Source: an optimization exercise on an open RTL-to-GDS flow (aim: small area, a short achievable clock period and few clock cycles per item). Production flows keep margins and buffers that such runs may drop.
The series may have gaps, and a smaller design here may also do less where the tests do not look.
No functional check of the RTL was part of any run shown here.
Power figures rest on the tool's default switching activity, not on a simulated workload.

==> flow/design.v, too long to show whole: its modules and the start of the top module <==
// module tag: 2429 lines
// module mxi: 3 lines
// module fa3: 4 lines
// module rsdp_tag: 29 lines
module rsdp_tag (
   input          clk,
   input          rst,
   input          start,
   input          csel,
   input          ssel,
   input  [237:0] b,
   input  [237:0] a,
   input  [135:0] y,
   input  [135:0] x,
   input  [6:0]   e,
   output         ready,
   output         done,
   output [6:0]   u
);
  // ...
==> flow/flow/run.sh <==
#!/bin/bash
# Standard ORFS layout (standard.sh, unchanged synthesis), except:
# - the port buffers that global placement inserts are buf_1 cells instead of
#   the default delay buffers (every input and output port still gets one);
# - clock tree synthesis uses clkbuf_8 leaf buffers, clusters of up to 16
#   sinks and no dummy loads, which makes a smaller clock tree.
set -euo pipefail
export BUFFER_PORTS_ARGS="-buffer_cell sky130_fd_sc_hd__buf_1"
export CTS_ARGS="-sink_clustering_enable -repair_clock_nets -dont_use_dummy_load -buf_list {sky130_fd_sc_hd__clkbuf_8} -sink_clustering_size 16 -sink_clustering_max_diameter 100"
bash standard.sh > orfs_make.log 2>&1
==> flow/standard.sh <==
#!/bin/bash
# synth_recipe.tcl (not shown) runs the flow's synth.tcl, then flattens the netlist and writes it again
# the make line also repeats each setting of config.mk as NAME=value (left out here)
make -C /OpenROAD-flow-scripts/flow DESIGN_CONFIG=/design/flow/config.mk WORK_HOME=/design/flow/orfs CLKGATE_MAP_FILE= SYNTH_SCRIPT=/design/flow/synth_recipe.tcl "${@:-finish}"
==> flow/config.mk <==
export PLATFORM = sky130hd
export DESIGN_NAME = rsdp_tag
export DESIGN_NICKNAME = rsdp_tag
export VERILOG_FILES = /design/flow/design.v
export SDC_FILE = /design/flow/constraint.sdc
export NUM_CORES = 4
export LEC_CHECK = 0
export CAP_MARGIN = 20
export CORE_MARGIN = 2
export CORE_UTILIZATION = 35
export SETUP_SLACK_MARGIN = 5
export SLEW_MARGIN = 20
export SYNTH_HIERARCHICAL = 1
export SYNTH_MINIMUM_KEEP_SIZE = 0
==> flow/constraint.sdc <==
create_clock -name core_clock -period 8.0 [get_ports {clk}]
set_input_delay 1.6000 -clock core_clock [delete_from_list [all_inputs] [get_ports {clk}]]
set_output_delay 1.6000 -clock core_clock [all_outputs]
set_load 0.01 [all_outputs]
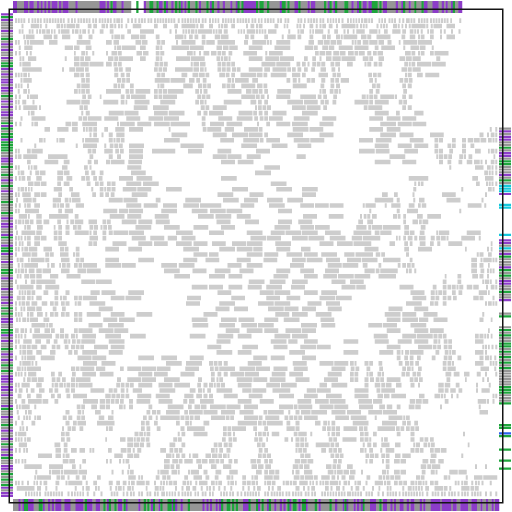
Figure 1: run 1, pin map.
(2 px per um) Pins as bars across the die edge, other pins in gray.
[clk] blue | pins: 1 | direction: input | edge: east
[y] green | pins: 136 | direction: input | edge: 37 west, 36 south, 36 north, 27 east
[u] cyan | pins: 7 | direction: output | edge: east
[a] purple | pins: 238 | direction: input | edge: 94 south, 74 north, 56 west, 14 east

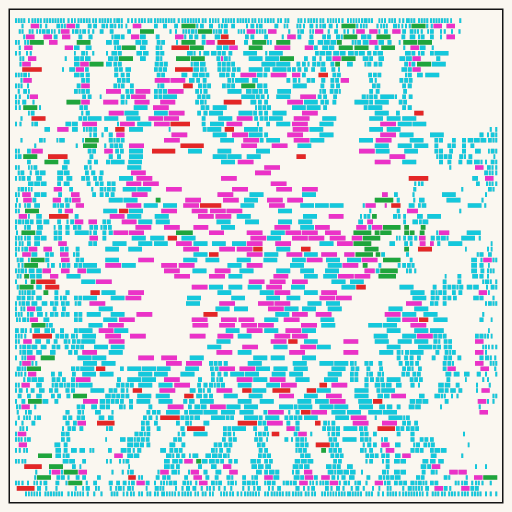
Figure 2: run 1, drive-strength map.
(2 px per um)
[_0 and _1 cells] cyan | cells: 2404 | share: 84% | most used: o22ai_1
[_6 and larger] red | cells: 55 | share: 1.9% | most used: clkbuf_8
[_2 cells] magenta | cells: 331 | share: 12% | most used: fa_2
[_3 and _4 cells] green | cells: 80 | share: 2.8% | most used: o22ai_4

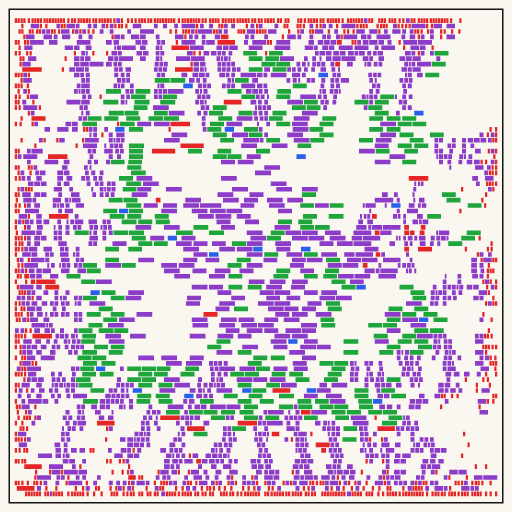
Figure 3: run 1, placed cells, one color a class.
(2 px per um)
[clock drivers] blue | cells: 22
[remaining buffers and delay cells] red | cells: 812
[sequential cells] green | cells: 290
[combinational and other logic] purple | cells: 1746

==> flow_metrics.py, run 1 <==
metrics = {
    "cells_and_area": {
        "multi_input_area_share_pct": 58.7,
        "nFillCells": 5392,
        "nNetsFinal": 3876,
        "final_common_cell": "o22ai_1",
        "fin_cells": 3643,
        "multi_input_area_mm2": 0.0161,
        "final_area_mm2": 0.0274,
        "num-multi-input-gates": 1635,
        "clkCellAreaFrac_pct": 1.11,
        "sh_seq_area_pct": 21.4,
    },
    "power_and_ir_drop": {
        "p_seq_mw": 2.30,
        "clock_power_share_pct": 4.9,
        "top_power_group": "combinational cells",
        "switching_share_pct": 46.3,
        "pwr-share-comb_pct": 79.4,
        "p_clk_uw": 714,
        "p_int_mw": 7.86,
        "p_switching_mw": 6.78,
        "p_leak_nw": 8.56,
        "power.total_mw": 14.6,
        "seqPwrFrac_pct": 15.7,
    },
    "worst_setup_path": {
        "rr_worst_depth": 6,
        "r2r_slack_ns": 4.93,
        "arrival_ns": 3.57,
        "critical_path_peak_fanout": 22,
        "critPathBufInv": 4,
        "crit_chain": "clkbuf_16 > clkinvlp_4 > buf_12 > clkbuf_16 > o22ai_1 > xnor2_1 > o22ai_1 > o22ai_1 > o22ai_1",
    },
    "routing": {
        "vias_per_cell": 5.95,
        "wire_per_inst_um": 24.4,
        "vias": 21700,
        "postRouteAntennaNets": 0,
        "wl_met3_um": 5460,
        "drt-initial-drc-count": 1605,
        "drc": 0,
        "highest_layer": "met4",
        "wl_met1_um": 37200,
    },
    "placement": {
        "placed_area_mm2": 0.0243,
        "dpl_worst_slack_ns": 2.86,
        "gp_congestion": 0.998,
        "hpwl_um": 67300,
    },
    "floorplanning": {
        "core_mm2": 0.0578,
        "die_h_um": 246,
        "dieWidth_um": 246,
        "well_tap_count": 765,
        "initial_utilization_pct": 35.5,
        "rows": 88,
    },
    "synth": {
        "yosys_warnings": 8,
        "synth_area_leaders": "o22ai_1, dfxtp_1, fa_1",
        "synth_compound_area_share_pct": 34.2,
        "synth_most_common_cell": "o22ai_1",
        "yosys.area_share.xor_xnor_pct": 10.4,
        "synth_mux_area_share_pct": 0,
        "synth-simple-area-share_pct": 0.745,
        "synthAdderAreaFrac_pct": 23.4,
        "avgSynthCellArea_um2": 9.89,
        "ys_types": 30,
        "synth_area_mm2": 0.0205,
        "ys_seq_elements": 290,
        "synth_edf_count": 0,
    },
    "clocking": {
        "clock-sinks": 290,
        "clk_root_buffer_cell": "clkbuf_8",
        "clk_latency_ns": 0.59,
        "cts_tree": "built",
        "cts_max_path_buffers": 3,
        "path_clk_slew_ns": 0.10,
        "postCtsSetupBuffers": 6,
        "h-tree-depth": 1,
    },
    "status": {
        "outcome": "no timing/DRC/antenna violations",
    },
    "worst_hold_path": {
        "hold_path.class": "flip-flop to flip-flop",
        "min_path_cells": 1,
    },
    "global_route": {
        "grt_max_degree": 90,
        "grtUsageTotal_pct": 26.3,
        "use_met2_pct": 46.2,
        "first_global_vias": 20800,
    },
    "timing": {
        "timing.hold.ws_ns": 0.454,
        "slew_viol_final": 0,
        "worst_pin_slew_ns": 0.740,
        "hold_viol": 0,
        "max_slew_margin_pct": 50.7,
        "fin_ws_ns": 4.90,
    },
    "run": {
        "maxCapViolations": 0,
    },
}
Figure 4. Clock tree after CTS (run 1).
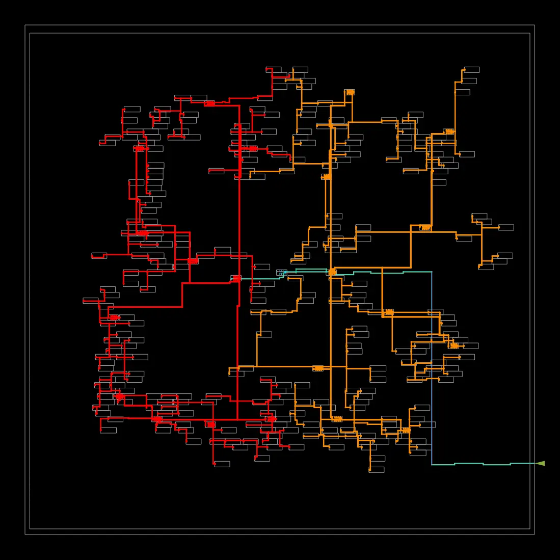

==> run 1 -> run 2 <==
--- a/flow/config.mk
+++ b/flow/config.mk
@@ -9,5 +9,5 @@
 export CORE_MARGIN = 2
 export CORE_UTILIZATION = 35
-export SETUP_SLACK_MARGIN = 5
+export SETUP_SLACK_MARGIN = 4.7
 export SLEW_MARGIN = 20
 export SYNTH_HIERARCHICAL = 1
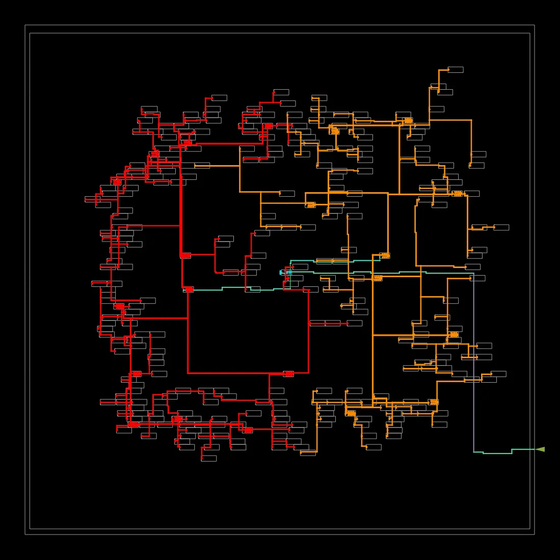
Figure 5: run 2, clock tree after CTS.
seq_cells: 290
CTS Buf Count: 22
H-tree levels: 1

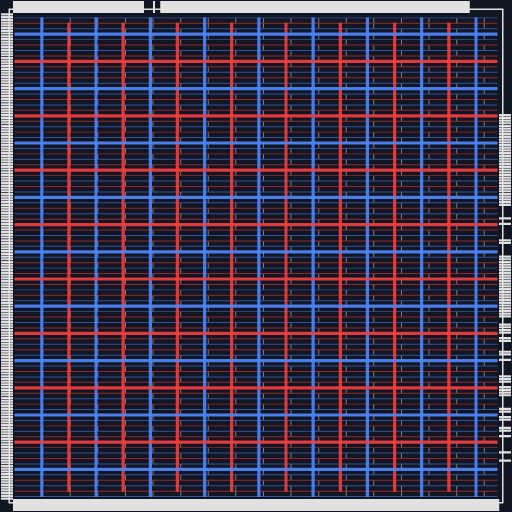
Figure 6: run 2, PDN straps and rails.
(2 px per um) Pins as bars on the die edge. Tap cells in gray.
[VDD] red
[VSS] blue
met1 rails: 89
rows: 88
met4 straps: 17
signal pins: 769

==> run 2 against run 1 <==
Compared with the run above: final area is 8.2% lower; highest routed layer unchanged; non-clock buffer count is 34 lower; critical path depth is 1 lower; core utilization is 3.9 points lower; cell count is 1.1% lower; still clean; worst setup slack worse by 0.28 ns; sequential share of layout area is 1.7 points higher; via count is 3.3% lower; sequential power hardly changed.
==> flow_metrics.py, run 2 <==
metrics = {
    "synth": {
        "synth-simple-area-share_pct": 0.745,
        "yosys_warnings": 8,
        "avgSynthCellArea_um2": 9.89,
        "yosys.area.top_type": "o22ai_1",
        "synth_area_leaders": "o22ai_1, dfxtp_1, fa_1",
        "synth_area_mm2": 0.0205,
        "synthAdderAreaFrac_pct": 23.4,
        "ys_seq_elements": 290,
        "synth_compound_area_share_pct": 34.2,
        "synth_top_area_share_pct": 33.2,
        "yosys.area_share.xor_xnor_pct": 10.4,
        "ys_types": 30,
        "synth_edf_count": 0,
        "synth_most_common_cell": "o22ai_1",
        "synth_top_family_by_area": "compound AO/OA/AOI/OAI gates",
        "synth_mux_area_share_pct": 0,
    },
    "clocking": {
        "clock-sinks": 290,
        "cts_max_path_buffers": 3,
        "clk_root_buffer_cell": "clkbuf_8",
        "ctsHoldBuffers": 0,
        "path_clk_slew_ns": 0.10,
        "clk_latency_ns": 0.60,
        "postCtsSetupBuffers": 1,
        "cts_tree": "built",
    },
    "global_route": {
        "grt_max_degree": 112,
        "antenna_found_initial": 7,
        "use_met2_pct": 45.1,
        "grtUsageTotal_pct": 25.3,
        "first_global_vias": 20200,
    },
    "worst_setup_path": {
        "rr_worst_depth": 6,
        "critPathTopFamily": "compound AO/OA/AOI/OAI gates",
        "crit_chain": "clkbuf_4 > inv_16 > buf_6 > o22ai_2 > xnor2_1 > o22ai_1 > o22ai_1 > o22ai_1",
        "r2r_slack_ns": 4.78,
        "cp.depth": 8,
        "critPathBufInv": 3,
        "arrival_ns": 3.86,
        "critical_path_peak_fanout": 88,
        "crit_required_ns": 8.48,
    },
    "run": {
        "maxCapViolations": 0,
    },
    "routing": {
        "first_pass_iters": 6,
        "drc": 0,
        "wl_met3_um": 3770,
        "postRouteAntennaNets": 0,
        "wire_per_inst_um": 22.6,
        "drt-initial-drc-count": 1330,
        "vias_per_cell": 5.81,
        "highest_layer": "met4",
        "wl_met1_um": 35000,
        "vias": 20900,
    },
    "power_and_ir_drop": {
        "p_clk_uw": 704,
        "ir_drop_uv": 566,
        "p_int_mw": 6.50,
        "p_seq_mw": 2.27,
        "clock_power_share_pct": 5.6,
        "seqPwrFrac_pct": 18.1,
        "switching_share_pct": 48.1,
        "power.total_mw": 12.5,
        "p_switching_mw": 6.02,
        "pwr-share-comb_pct": 76.3,
        "top_power_group": "combinational cells",
        "p_leak_nw": 8.04,
    },
    "timing": {
        "slew_viol_final": 0,
        "max_slew_margin_pct": 34.6,
        "finalSetupTns_ns": 0,
        "timing.hold.ws_ns": 0.461,
        "worst_pin_slew_ns": 0.981,
        "hold_viol": 0,
        "setup_viol": 0,
        "fin_ws_ns": 4.62,
    },
    "floorplanning": {
        "initial_utilization_pct": 35.5,
        "die_area_mm2": 0.0605,
        "well_tap_count": 765,
        "dieWidth_um": 246,
        "die_h_um": 246,
        "core_mm2": 0.0578,
    },
    "cells_and_area": {
        "diodes": 5,
        "multi_input_area_mm2": 0.0146,
        "multi_input_area_share_pct": 57.9,
        "fin_cells": 3604,
        "inverters": 109,
        "nFillCells": 5643,
        "regArea_mm2": 0.00581,
        "clkCellAreaFrac_pct": 1.20,
        "num-multi-input-gates": 1635,
        "syn_to_final_growth_pct": 22.6,
        "final_common_cell": "o22ai_1",
        "nNetsFinal": 3840,
        "sh_seq_area_pct": 23.1,
    },
    "placement": {
        "placed_area_mm2": 0.0242,
        "hpwl_um": 67900,
        "dpl_worst_slack_ns": 3.43,
        "gp_congestion": 0.949,
        "io_buffers": 767,
    },
    "worst_hold_path": {
        "min_path_cells": 1,
        "hold_path.class": "flip-flop to flip-flop",
    },
    "status": {
        "outcome": "no timing/DRC/antenna violations",
    },
}
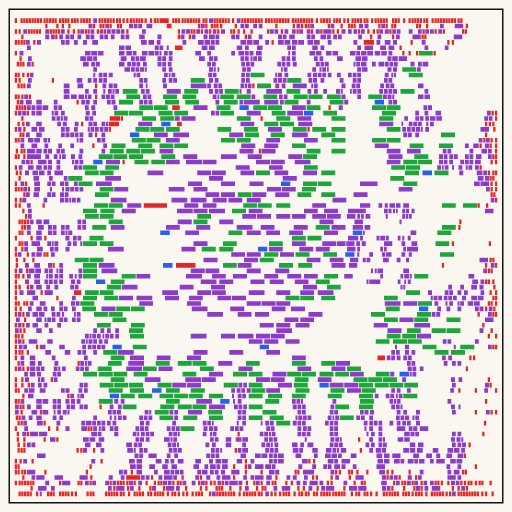
Figure 7: run 2, placed cells, one color a class.
(2 px per um)
row count: 88
Post-Layout Inst Area: 0.0251 mm2

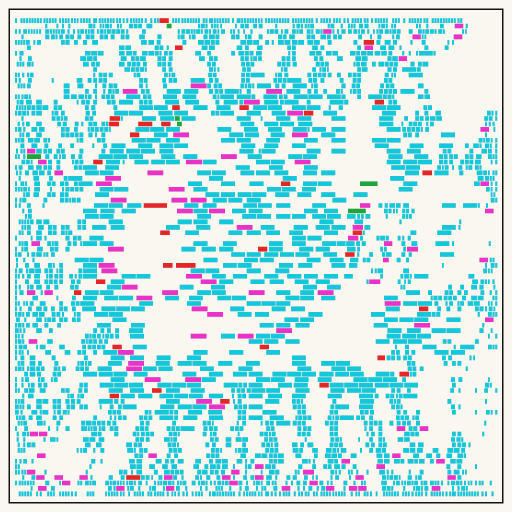
Figure 8: run 2, drive-strength map.
(2 px per um)
[_3 and _4 cells] green | cells: 6 | share: 0.21% | most used: ha_4
[_2 cells] magenta | cells: 102 | share: 3.6% | most used: o22ai_2
[_6 and larger] red | cells: 34 | share: 1.2% | most used: clkbuf_8
[_0 and _1 cells] cyan | cells: 2692 | share: 95% | most used: o22ai_1

Figure 9. Pin map (run 2).
(2 px per um) Pins as bars across the die edge, other pins in gray.
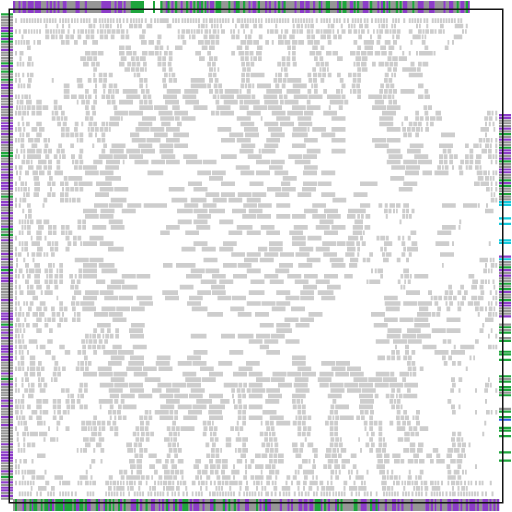

==> run 2 -> run 3 <==
--- a/flow/config.mk
+++ b/flow/config.mk
@@ -9,4 +9,5 @@
 export CORE_MARGIN = 2
 export CORE_UTILIZATION = 35
+export GPL_ROUTABILITY_DRIVEN = 0
 export SETUP_SLACK_MARGIN = 4.7
 export SLEW_MARGIN = 20
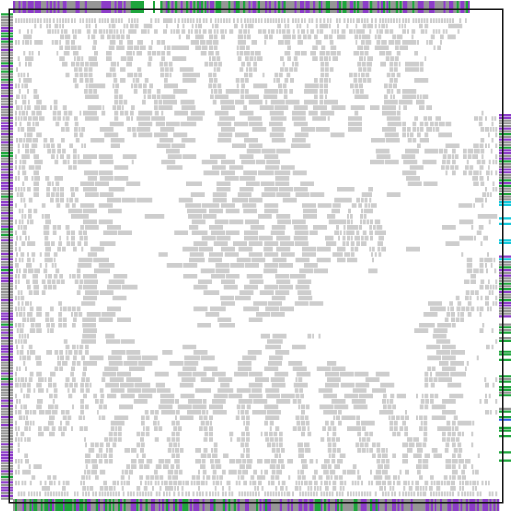
Figure 10: run 3, pin map.
(2 px per um) Pins as bars across the die edge, other pins in gray.
[y] green | pins: 136 | direction: input | edge: 50 south, 42 north, 28 east, 16 west
[u] cyan | pins: 7 | direction: output | edge: east
[a] purple | pins: 238 | direction: input | edge: 85 south, 74 north, 62 west, 17 east
[clk] blue | pins: 1 | direction: input | edge: east
all pins by edge: 264 south, 240 north, 179 west, 86 east

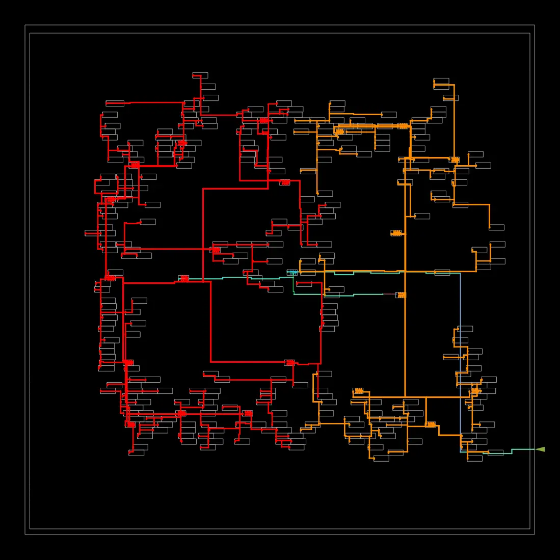
Figure 11: run 3, clock tree after CTS.
CTS root buffer: clkbuf_8
clock sinks: 290

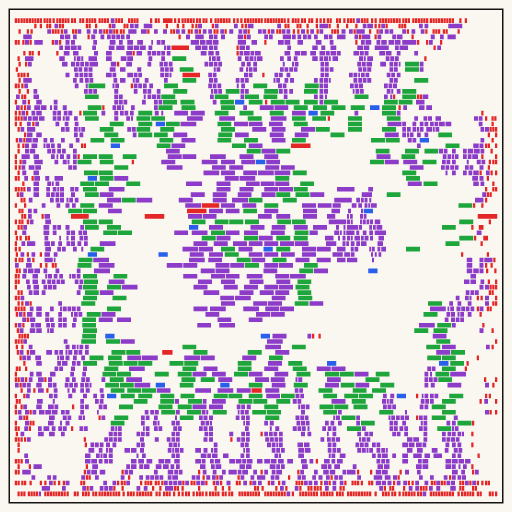
Figure 12: run 3, placed cells, one color a class.
(2 px per um)
[combinational and other logic] purple | cells: 1744
[sequential cells] green | cells: 290
[remaining buffers and delay cells] red | cells: 778
[clock drivers] blue | cells: 22

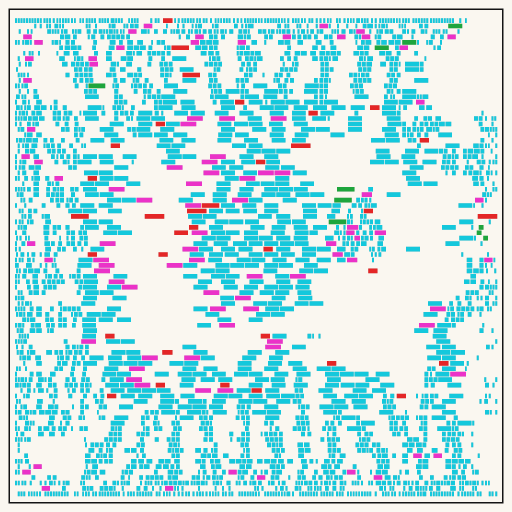
Figure 13: run 3, drive-strength map.
(2 px per um)
[_6 and larger] red | cells: 34 | share: 1.2% | most used: clkbuf_8
[_0 and _1 cells] cyan | cells: 2698 | share: 95% | most used: o22ai_1
[_3 and _4 cells] green | cells: 10 | share: 0.35%
[_2 cells] magenta | cells: 92 | share: 3.2% | most used: fa_2

==> run 3 against run 2 <==
Compared with the run above: global-route usage up 0.057 points; clock skew grew 0.034 ns; largest power group unchanged; critical path type unchanged; still clean; synthesized cell count unchanged; combinational power grew 3.1%; first-iteration DRC count up 8.9%; largest cell class unchanged; critical path depth is 1 lower; critical endpoint is now core.q1_4_21; sequential share of layout area barely moved.
==> flow_metrics.py, run 3 <==
metrics = {
    "clocking": {
        "h-tree-depth": 1,
        "clk_latency_ns": 0.63,
        "cts_tree": "built",
        "postCtsSetupBuffers": 2,
        "cts_max_path_buffers": 3,
        "path_clk_slew_ns": 0.10,
    },
    "power_and_ir_drop": {
        "top_power_group": "combinational cells",
        "seqPwrFrac_pct": 17.7,
        "ir_drop_uv": 546,
        "p_leak_nw": 8.03,
        "switching_share_pct": 48.1,
        "p_int_mw": 6.65,
    },
    "routing": {
        "wl_met3_um": 4760,
        "drt-initial-drc-count": 1448,
        "wl_met1_um": 34500,
        "highest_layer": "met4",
        "drc": 0,
        "wire_per_inst_um": 23.0,
    },
    "timing": {
        "timing.hold.ws_ns": 0.459,
        "hold_viol": 0,
        "slew_viol_final": 0,
        "worst_pin_slew_ns": 0.893,
        "fin_ws_ns": 4.61,
        "max_slew_margin_pct": 40.5,
    },
    "synth": {
        "yosys.area.top_type": "o22ai_1",
        "synth_edf_count": 0,
        "synth-simple-area-share_pct": 0.745,
        "synth_top_area_share_pct": 33.2,
        "ys_types": 30,
        "synth_mux_area_share_pct": 0,
        "synth_top_family_by_area": "compound AO/OA/AOI/OAI gates",
        "yosys_warnings": 8,
    },
    "worst_setup_path": {
        "crit_required_ns": 8.53,
        "crit_chain": "clkbuf_8 > inv_16 > o22ai_1 > inv_1 > o22ai_1 > o22ai_1 > o22ai_1",
        "r2r_slack_ns": 4.77,
        "cp.depth": 7,
        "critPathTopFamily": "compound AO/OA/AOI/OAI gates",
    },
    "cells_and_area": {
        "clkCellAreaFrac_pct": 1.20,
        "nFillCells": 5621,
        "multi_input_area_mm2": 0.0145,
        "syn_to_final_growth_pct": 22.8,
        "final_area_mm2": 0.0252,
        "num-multi-input-gates": 1635,
        "sh_seq_area_pct": 23.1,
        "regArea_mm2": 0.00581,
    },
    "status": {
        "outcome": "no timing/DRC/antenna violations",
    },
    "worst_hold_path": {
        "hold_path.class": "flip-flop to flip-flop",
    },
    "placement": {
        "placed_area_mm2": 0.0242,
        "hpwl_um": 68000,
    },
    "global_route": {
        "use_met2_pct": 45.1,
        "grtUsageTotal_pct": 25.3,
        "first_global_vias": 20500,
        "grt_max_degree": 176,
    },
    "floorplanning": {
        "dieWidth_um": 246,
        "die_area_mm2": 0.0605,
        "core_mm2": 0.0578,
        "die_h_um": 246,
    },
    "run": {
        "maxCapViolations": 0,
    },
}
==> run 4: too many edits to list; what changed since run 3 <==
flow/design.v: 2465 -> 2188 lines; modules unchanged: 3
  tag: edited, 2429 -> 2135 lines
  selc: new, 10 lines
  sels: new, 7 lines
==> module sels as of run 4 <==
module sels (input [3:0] a, input [3:0] b, input s, output [3:0] yn);
   wire sn = ~s;
   mxi u0 (.a(a[0]), .b(b[0]), .s(s), .sn(sn), .y(yn[0]));
   mxi u1 (.a(a[1]), .b(b[1]), .s(s), .sn(sn), .y(yn[1]));
   mxi u2 (.a(a[2]), .b(b[2]), .s(s), .sn(sn), .y(yn[2]));
   mxi u3 (.a(a[3]), .b(b[3]), .s(s), .sn(sn), .y(yn[3]));
endmodule
==> module selc as of run 4 <==
module selc (input [6:0] a, input [6:0] b, input s, output [6:0] yn);
   wire sn = ~s;
   mxi u0 (.a(a[0]), .b(b[0]), .s(s), .sn(sn), .y(yn[0]));
   mxi u1 (.a(a[1]), .b(b[1]), .s(s), .sn(sn), .y(yn[1]));
   mxi u2 (.a(a[2]), .b(b[2]), .s(s), .sn(sn), .y(yn[2]));
   mxi u3 (.a(a[3]), .b(b[3]), .s(s), .sn(sn), .y(yn[3]));
   mxi u4 (.a(a[4]), .b(b[4]), .s(s), .sn(sn), .y(yn[4]));
   mxi u5 (.a(a[5]), .b(b[5]), .s(s), .sn(sn), .y(yn[5]));
   mxi u6 (.a(a[6]), .b(b[6]), .s(s), .sn(sn), .y(yn[6]));
endmodule
--- a/flow/config.mk
+++ b/flow/config.mk
@@ -10,5 +10,5 @@
 export CORE_UTILIZATION = 35
 export GPL_ROUTABILITY_DRIVEN = 0
-export SETUP_SLACK_MARGIN = 4.7
+export SETUP_SLACK_MARGIN = 4.85
 export SLEW_MARGIN = 20
 export SYNTH_HIERARCHICAL = 1
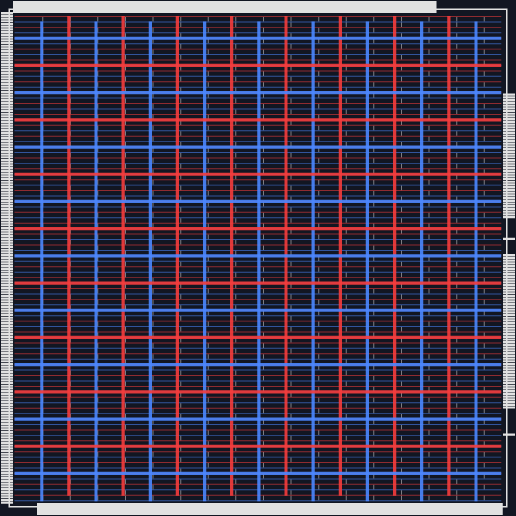
Figure 14: run 4, PDN straps and rails.
(2 px per um) Pins as bars on the die edge. Tap cells in gray.
[VSS] blue
[VDD] red
met4 straps: 17
met5 straps: 17
rows: 89
signal pins: 769

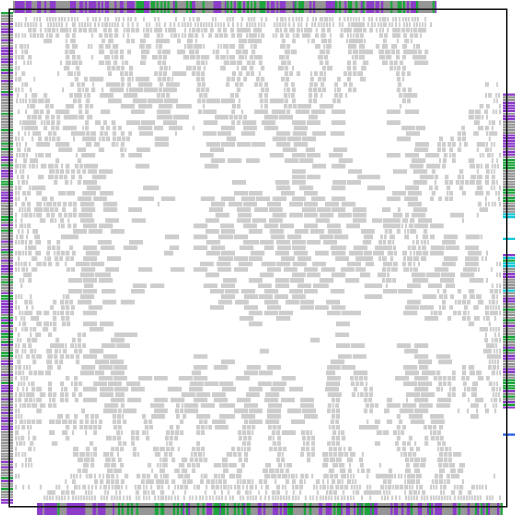
Figure 15: run 4, pin map.
(2 px per um) Pins as bars across the die edge, other pins in gray.
Chip Height: 248 um
Die W: 248 um
Port Buffers: 767

==> run 4 against run 3 <==
Compared with the run above: die area grew 1.7%; global-route usage shrank 0.91 points; power grew 16%; flip-flop and latch count grew 7; fmax grew 8.1%; highest routed layer unchanged; synthesized cell count grew 3.5%; clock skew shrank 0.074 ns; largest cell class unchanged; first-iteration DRC count grew 9.9%; largest power group unchanged; cell count grew 2.3%.
==> flow_metrics.py, run 4 <==
metrics = {
    "timing": {
        "timing.hold.ws_ns": 0.455,
        "finalSetupTns_ns": 0,
        "worst_pin_slew_ns": 0.847,
        "setup_viol": 0,
        "max_slew_margin_pct": 43.5,
    },
    "cells_and_area": {
        "syn_to_final_growth_pct": 23.8,
        "sh_seq_area_pct": 23.1,
        "final_common_cell": "o22ai_1",
        "inverters": 176,
        "multi_input_area_share_pct": 57.0,
        "num-multi-input-gates": 1633,
        "nFillCells": 5736,
    },
    "power_and_ir_drop": {
        "p_seq_mw": 2.36,
        "power.total_mw": 14.8,
        "p_switching_mw": 7.08,
        "clock_power_share_pct": 4.8,
        "pwr-share-comb_pct": 79.4,
        "top_power_group": "combinational cells",
        "ir_drop_uv": 938,
    },
    "floorplanning": {
        "initial_utilization_pct": 35.4,
        "rows": 89,
        "well_tap_count": 773,
        "core_mm2": 0.0589,
    },
    "synth": {
        "yosys.area.top_type": "o22ai_1",
        "ys_seq_elements": 297,
        "synth_area_leaders": "o22ai_1, dfxtp_1, fa_1",
        "synth_area_mm2": 0.0208,
        "avgSynthCellArea_um2": 9.72,
        "yosys_warnings": 8,
        "ys_types": 36,
        "synth_edf_count": 0,
        "synth_most_common_cell": "o22ai_1",
        "synth_top_area_share_pct": 32.7,
    },
    "worst_setup_path": {
        "cp.depth": 8,
        "r2r_slack_ns": 4.86,
        "crit_chain": "clkbuf_16 > buf_16 > clkinvlp_4 > o22ai_1 > xnor2_1 > o22ai_1 > o22ai_1 > o22ai_1",
    },
    "worst_hold_path": {
        "min_path_cells": 1,
        "hold_path.class": "flip-flop to flip-flop",
    },
    "routing": {
        "first_pass_iters": 6,
        "wl_met1_um": 32900,
        "postRouteAntennaNets": 0,
        "wire_per_inst_um": 22.2,
        "wl_met3_um": 5250,
        "vias_per_cell": 5.85,
    },
    "clocking": {
        "path_clk_slew_ns": 0.10,
        "clk_root_buffer_cell": "clkbuf_8",
        "cts_made_buffers": 22,
    },
    "placement": {
        "dpl_worst_slack_ns": 3.59,
        "placed_area_mm2": 0.0246,
    },
    "status": {
        "outcome": "no timing/DRC/antenna violations",
    },
    "run": {
        "maxCapViolations": 0,
    },
    "global_route": {
        "antenna_found_initial": 7,
    },
}
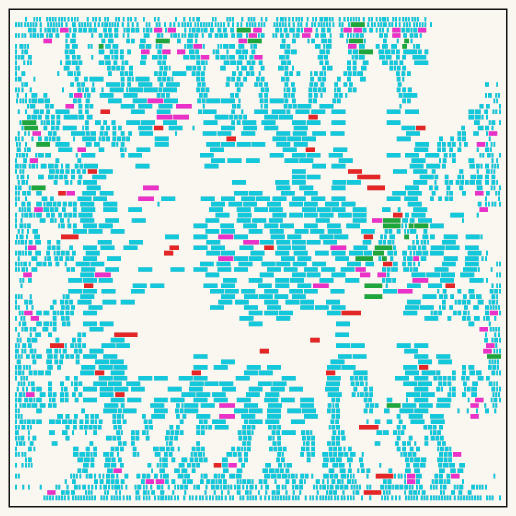
Figure 16: run 4, drive-strength map.
(2 px per um)
[_6 and larger] red | cells: 34 | share: 1.2% | most used: clkbuf_8
[_3 and _4 cells] green | cells: 26 | share: 0.89% | most used: o22ai_4
[_2 cells] magenta | cells: 74 | share: 2.5% | most used: o22ai_2
[_0 and _1 cells] cyan | cells: 2775 | share: 95% | most used: o22ai_1

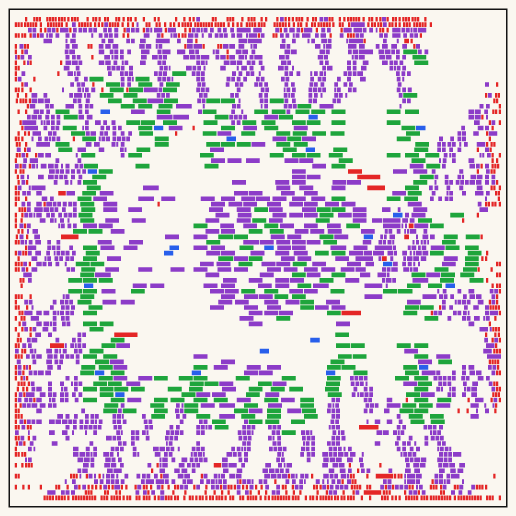
Figure 17: run 4, placed cells, one color a class.
(2 px per um)
[clock drivers] blue | cells: 22
[sequential cells] green | cells: 297
[combinational and other logic] purple | cells: 1809
[remaining buffers and delay cells] red | cells: 781

Figure 18. Clock tree after CTS (run 4).
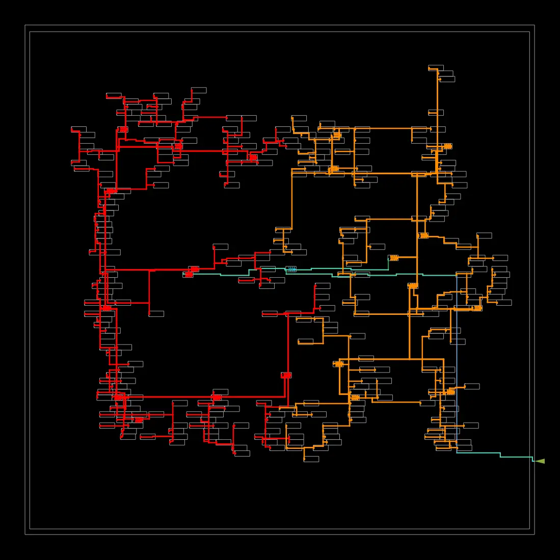

--- run 5: outline of the changes from run 4 ---
flow/design.v: 2188 -> 2480 lines; modules unchanged: 3
  tag: edited, 2135 -> 2441 lines
  mxs: new, 3 lines
  removed: selc, sels
==> module mxs as of run 5 <==
module mxs (input a, input b, input s, output y);
   assign y = ~(s ? a : b);
endmodule
--- a/flow/config.mk
+++ b/flow/config.mk
@@ -10,5 +10,5 @@
 export CORE_UTILIZATION = 35
 export GPL_ROUTABILITY_DRIVEN = 0
-export SETUP_SLACK_MARGIN = 4.85
+export SETUP_SLACK_MARGIN = 5
 export SLEW_MARGIN = 20
 export SYNTH_HIERARCHICAL = 1
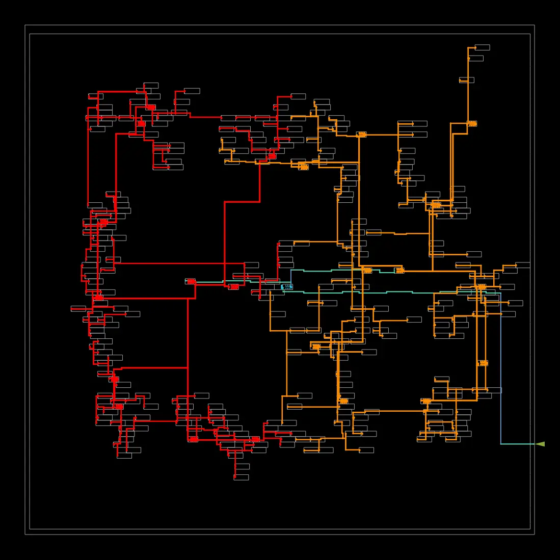
Figure 19: run 5, clock tree after CTS.
clock sinks: 297
seq_cells: 297
CTS Buf Count: 23

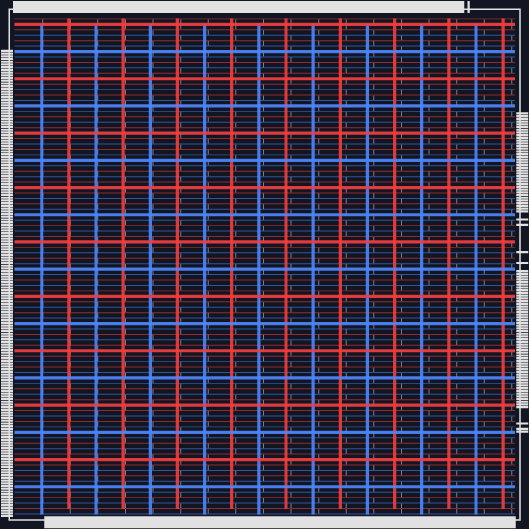
Figure 20: run 5, PDN straps and rails.
(2 px per um) Pins as bars on the die edge. Tap cells in gray.
peak supply drop: 922 uV
Core ar.: 0.0619 mm2
Chip Height: 255 um
Die W: 255 um

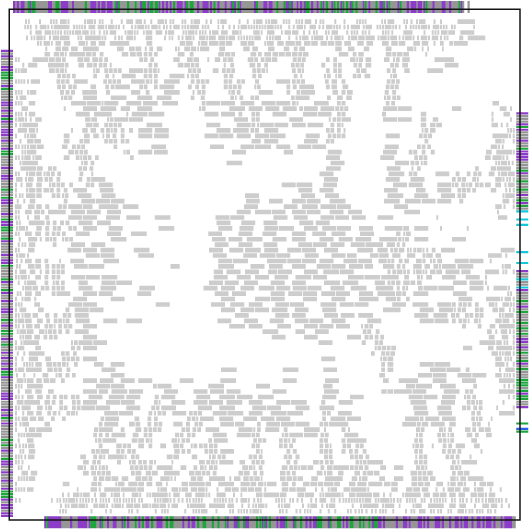
Figure 21: run 5, pin map.
(2 px per um) Pins as bars across the die edge, other pins in gray.

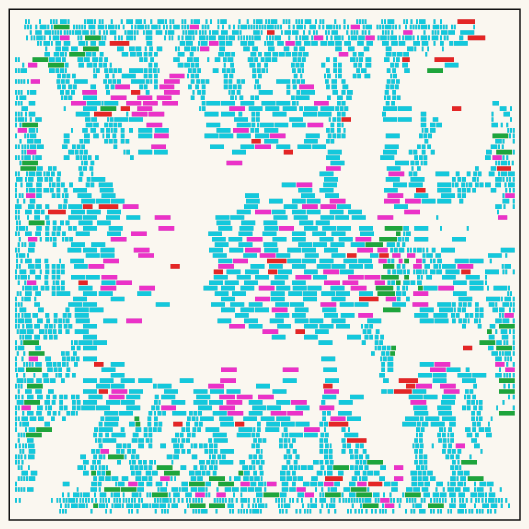
Figure 22: run 5, drive-strength map.
(2 px per um)
Post-Layout Inst Area: 0.0277 mm2
Non-clk bufs: 797

==> run 5 against run 4 <==
Compared with the run above: via count is 5.8% lower; clock power grew 5.4%; fmax is 1.7% higher; worst hold slack worse by 0.014 ns; non-clock buffer count rose by 16; critical endpoint is now core.q2_3_3; largest cell class unchanged; largest power group unchanged.
==> flow_metrics.py, run 5 <==
metrics = {
    "global_route": {
        "use_met2_pct": 42.9,
        "first_global_vias": 20400,
        "grt_max_degree": 53,
        "grtUsageTotal_pct": 23.5,
        "antenna_found_initial": 5,
        "gr-usage-met1_pct": 29.5,
    },
    "power_and_ir_drop": {
        "p_clk_uw": 746,
        "pwr-share-comb_pct": 79.8,
        "p_leak_nw": 9.83,
        "switching_share_pct": 47.0,
        "p_switching_mw": 7.22,
        "p_int_mw": 8.15,
        "top_power_group": "combinational cells",
        "power.total_mw": 15.4,
        "clock_power_share_pct": 4.9,
    },
    "routing": {
        "drc": 0,
        "vias_per_cell": 5.49,
        "postRouteAntennaNets": 0,
        "wl_met1_um": 33700,
        "drt-initial-drc-count": 1331,
        "highest_layer": "met5",
        "wire_per_inst_um": 22.2,
        "first_pass_iters": 8,
        "vias": 20300,
        "wl_met3_um": 4010,
    },
    "synth": {
        "synth_most_common_cell": "o22ai_1",
        "synth_top_family_by_area": "adder cells",
        "synth-simple-area-share_pct": 0.671,
        "synth_area_mm2": 0.0220,
        "avgSynthCellArea_um2": 10.6,
        "yosys_warnings": 8,
        "ys_seq_elements": 297,
        "synth_mux_area_share_pct": 17.0,
        "yosys.area_share.xor_xnor_pct": 9.64,
        "synth_top_area_share_pct": 27.0,
        "synthAdderAreaFrac_pct": 21.8,
        "ys_types": 37,
        "synth_edf_count": 0,
        "synthTopCellsByCount": "o22ai_1, mux2i_1, dfxtp_1",
        "synth_compound_area_share_pct": 21.3,
        "yosys.area.top_type": "dfxtp_1",
        "synth_area_leaders": "dfxtp_1, fa_1, o22ai_1",
    },
    "timing": {
        "timing.hold.ws_ns": 0.440,
        "worst_pin_slew_ns": 0.705,
        "finalSetupTns_ns": 0,
        "max_slew_margin_pct": 51.7,
        "hold_viol": 0,
        "setup_viol": 0,
        "period_needed_ns": 3.09,
        "slew_viol_final": 0,
        "fin_ws_ns": 4.91,
    },
    "clocking": {
        "cts_tree": "built",
        "path_clk_slew_ns": 0.10,
        "cts_max_path_buffers": 3,
        "postCtsSetupBuffers": 9,
        "ctsHoldBuffers": 0,
        "clk_latency_ns": 0.61,
        "clk_root_buffer_cell": "clkbuf_8",
    },
    "cells_and_area": {
        "nNetsFinal": 3864,
        "fin_cells": 3699,
        "num-multi-input-gates": 1633,
        "clkCellAreaFrac_pct": 1.14,
        "multi_input_area_share_pct": 59.8,
        "sh_seq_area_pct": 21.5,
        "syn_to_final_growth_pct": 26.1,
        "multi_input_area_mm2": 0.0166,
        "regArea_mm2": 0.00598,
        "inverters": 108,
        "final_common_cell": "buf_1",
    },
    "worst_hold_path": {
        "min_path_cells": 1,
        "hold_path.class": "flip-flop to flip-flop",
    },
    "floorplanning": {
        "die_area_mm2": 0.0649,
        "well_tap_count": 837,
        "rows": 91,
        "initial_utilization_pct": 35.5,
    },
    "worst_setup_path": {
        "critPathCaptureType": "flip-flop",
        "critPathMaxStageDelay_ns": 0.66,
        "arrival_ns": 3.56,
        "crit_top_cell": "fa_1",
        "cp.depth": 5,
        "critPathBufInv": 0,
        "r2r_slack_ns": 4.91,
        "critPathTopFamily": "adder cells",
        "crit_required_ns": 8.48,
        "crit_chain": "fa_2 > fa_1 > fa_1 > fa_2 > fa_1",
    },
    "status": {
        "outcome": "no timing/DRC/antenna violations",
    },
    "placement": {
        "dpl_worst_slack_ns": 3.32,
        "placed_area_mm2": 0.0258,
        "io_buffers": 767,
        "hpwl_um": 66600,
    },
    "run": {
        "maxCapViolations": 0,
    },
}
Figure 23. Placed cells, one color a class (run 5).
(2 px per um)
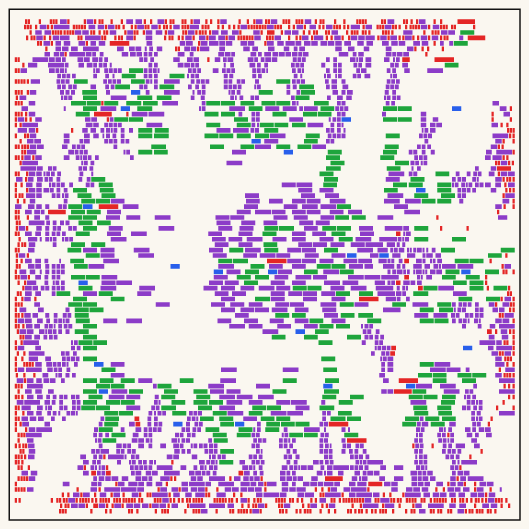

==> run 5 -> run 6 <==
--- a/flow/config.mk
+++ b/flow/config.mk
@@ -10,5 +10,5 @@
 export CORE_UTILIZATION = 35
 export GPL_ROUTABILITY_DRIVEN = 0
-export SETUP_SLACK_MARGIN = 5
+export SETUP_SLACK_MARGIN = 4.85
 export SLEW_MARGIN = 20
 export SYNTH_HIERARCHICAL = 1
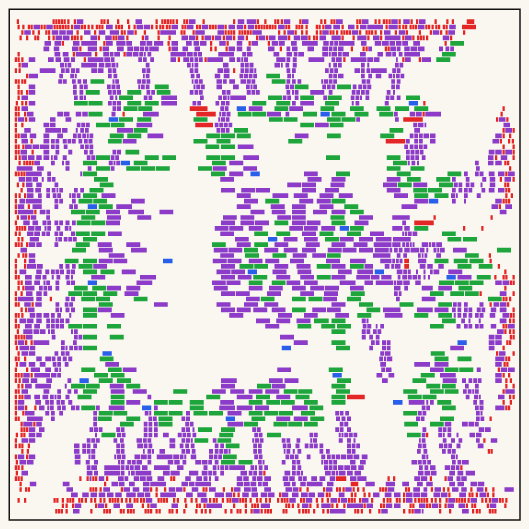
Figure 24: run 6, placed cells, one color a class.
(2 px per um)
row count: 91
fraction of area in registers: 21.9%
Post-Layout Inst Area: 0.0272 mm2
fin util: 43.9%

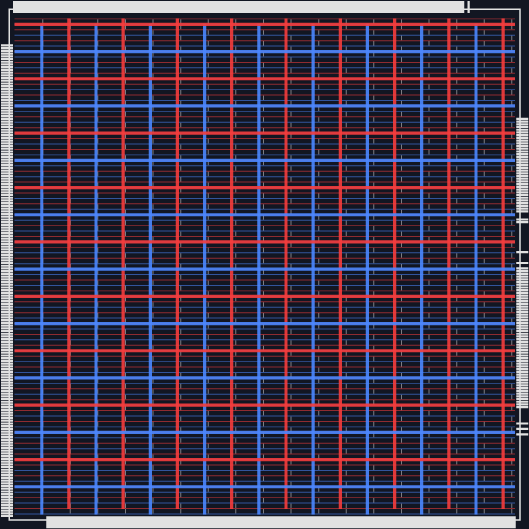
Figure 25: run 6, PDN straps and rails.
(2 px per um) Pins as bars on the die edge. Tap cells in gray.
peak supply drop: 1040 uV

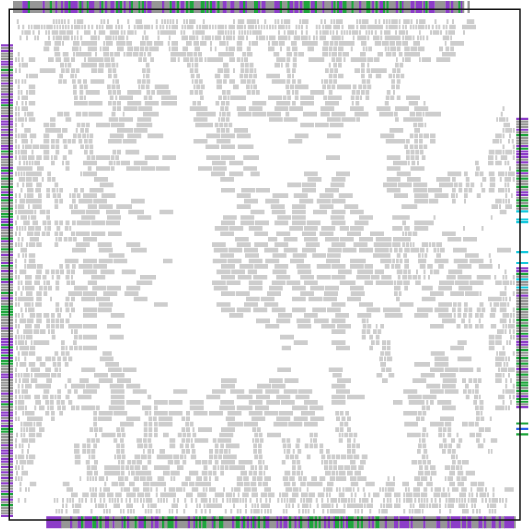
Figure 26: run 6, pin map.
(2 px per um) Pins as bars across the die edge, other pins in gray.
[u] cyan | pins: 7 | direction: output | edge: east
[y] green | pins: 136 | direction: input | edge: 43 north, 40 south, 30 west, 23 east
[clk] blue | pins: 1 | direction: input | edge: east
[a] purple | pins: 238 | direction: input | edge: 85 south, 77 north, 57 west, 19 east

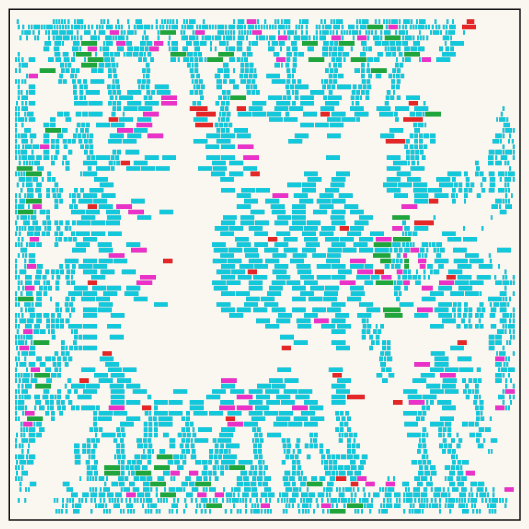
Figure 27: run 6, drive-strength map.
(2 px per um)
P&R area growth vs syn: 23.7%
Setup WS post-layout: 4.90 ns
Non-clk bufs: 778

==> run 6 against run 5 <==
Compared with the run above: routed wire length decreased by 2.6%; register-to-register slack got worse by 0.02 ns; critical path type unchanged; combinational power decreased by 3%; still clean on timing, DRC and antenna; cell count decreased by 0.54%; final area decreased by 1.9%; synthesized area unchanged; via count decreased by 1.4%; worst hold slack improved by 0.0079 ns; power decreased by 2.2%; global-route usage decreased by 0.58 points; die area unchanged.
==> flow_metrics.py, run 6 <==
metrics = {
    "timing": {
        "period_needed_ns": 3.10,
        "slew_viol_final": 0,
        "max_slew_margin_pct": 44.5,
        "finalSetupTns_ns": 0,
    },
    "routing": {
        "vias_per_cell": 5.44,
        "vias": 20000,
        "first_pass_iters": 6,
        "highest_layer": "met4",
        "drt-initial-drc-count": 1246,
        "wl_met3_um": 3630,
        "postRouteAntennaNets": 0,
    },
    "synth": {
        "avgSynthCellArea_um2": 10.6,
        "synth_top_area_share_pct": 27.0,
        "synth_area_mm2": 0.0220,
        "synth_most_common_cell": "o22ai_1",
        "synth_edf_count": 0,
        "ys_types": 37,
        "synth_compound_area_share_pct": 21.3,
        "synth-simple-area-share_pct": 0.671,
        "yosys.area.top_type": "dfxtp_1",
        "ys_seq_elements": 297,
        "synthTopCellsByCount": "o22ai_1, mux2i_1, dfxtp_1",
    },
    "worst_setup_path": {
        "critPathBufInv": 0,
        "critPathCaptureType": "flip-flop",
        "critPathMaxStageDelay_ns": 0.56,
        "crit_required_ns": 8.51,
        "crit_top_cell": "fa_1",
        "cp.depth": 8,
    },
    "cells_and_area": {
        "multi_input_area_mm2": 0.0164,
        "num-multi-input-gates": 1633,
        "clkCellAreaFrac_pct": 1.16,
        "diodes": 3,
        "nFillCells": 5926,
        "inverters": 108,
        "multi_input_area_share_pct": 60.1,
    },
    "floorplanning": {
        "dieWidth_um": 255,
        "core_mm2": 0.0619,
        "well_tap_count": 837,
        "die_h_um": 255,
    },
    "clocking": {
        "postCtsSetupBuffers": 0,
        "clk_latency_ns": 0.59,
        "h-tree-depth": 1,
        "ctsHoldBuffers": 0,
    },
    "run": {
        "maxCapViolations": 0,
    },
    "worst_hold_path": {
        "hold_path.class": "flip-flop to flip-flop",
    },
    "power_and_ir_drop": {
        "p_clk_uw": 729,
        "top_power_group": "combinational cells",
        "pwr-share-comb_pct": 79.5,
    },
    "global_route": {
        "antenna_found_initial": 3,
        "first_global_vias": 19900,
        "use_met2_pct": 42.5,
    },
    "status": {
        "outcome": "no timing/DRC/antenna violations",
    },
    "placement": {
        "hpwl_um": 66800,
    },
}

==> re-timing with driven ports <==
The flow's constraints put no driver on any port. The routed layouts listed below were extracted and timed again, unchanged, in two steps.
Step 1 assumes that a clkbuf_16 drives the clock port and a buf_2 every other input.
Step 2 times the ports against the registers' clock, not the clock port: input delays grow and output delays shrink by t, the midpoint of the rising clock arrivals with the driver on.
a / b / c = ideal / step 1 / step 2; a / b = the first two.
run | t, ns | setup slack, ns | worst slew at a driven data input, ns
run 1 | 0.623 | 4.903 / 4.780 / 4.157 | 0.26
run 2 | 0.619 | 4.621 / 4.650 / 4.031 | 0.15
run 3 | 0.629 | 4.606 / 4.628 / 3.999 | 0.14
run 4 | 0.627 | 4.860 / 4.834 / 4.208 | 0.18
run 5 | 0.643 | 4.913 / 4.886 / 4.243 | 0.17
run 6 | 0.627 | 4.897 / 4.897 / 4.312 | 0.11
After both steps every run listed still meets setup and hold. For run 1, which loses most, drivers alone change the setup slack by -0.123 ns; drivers and shift together by -0.746 ns.
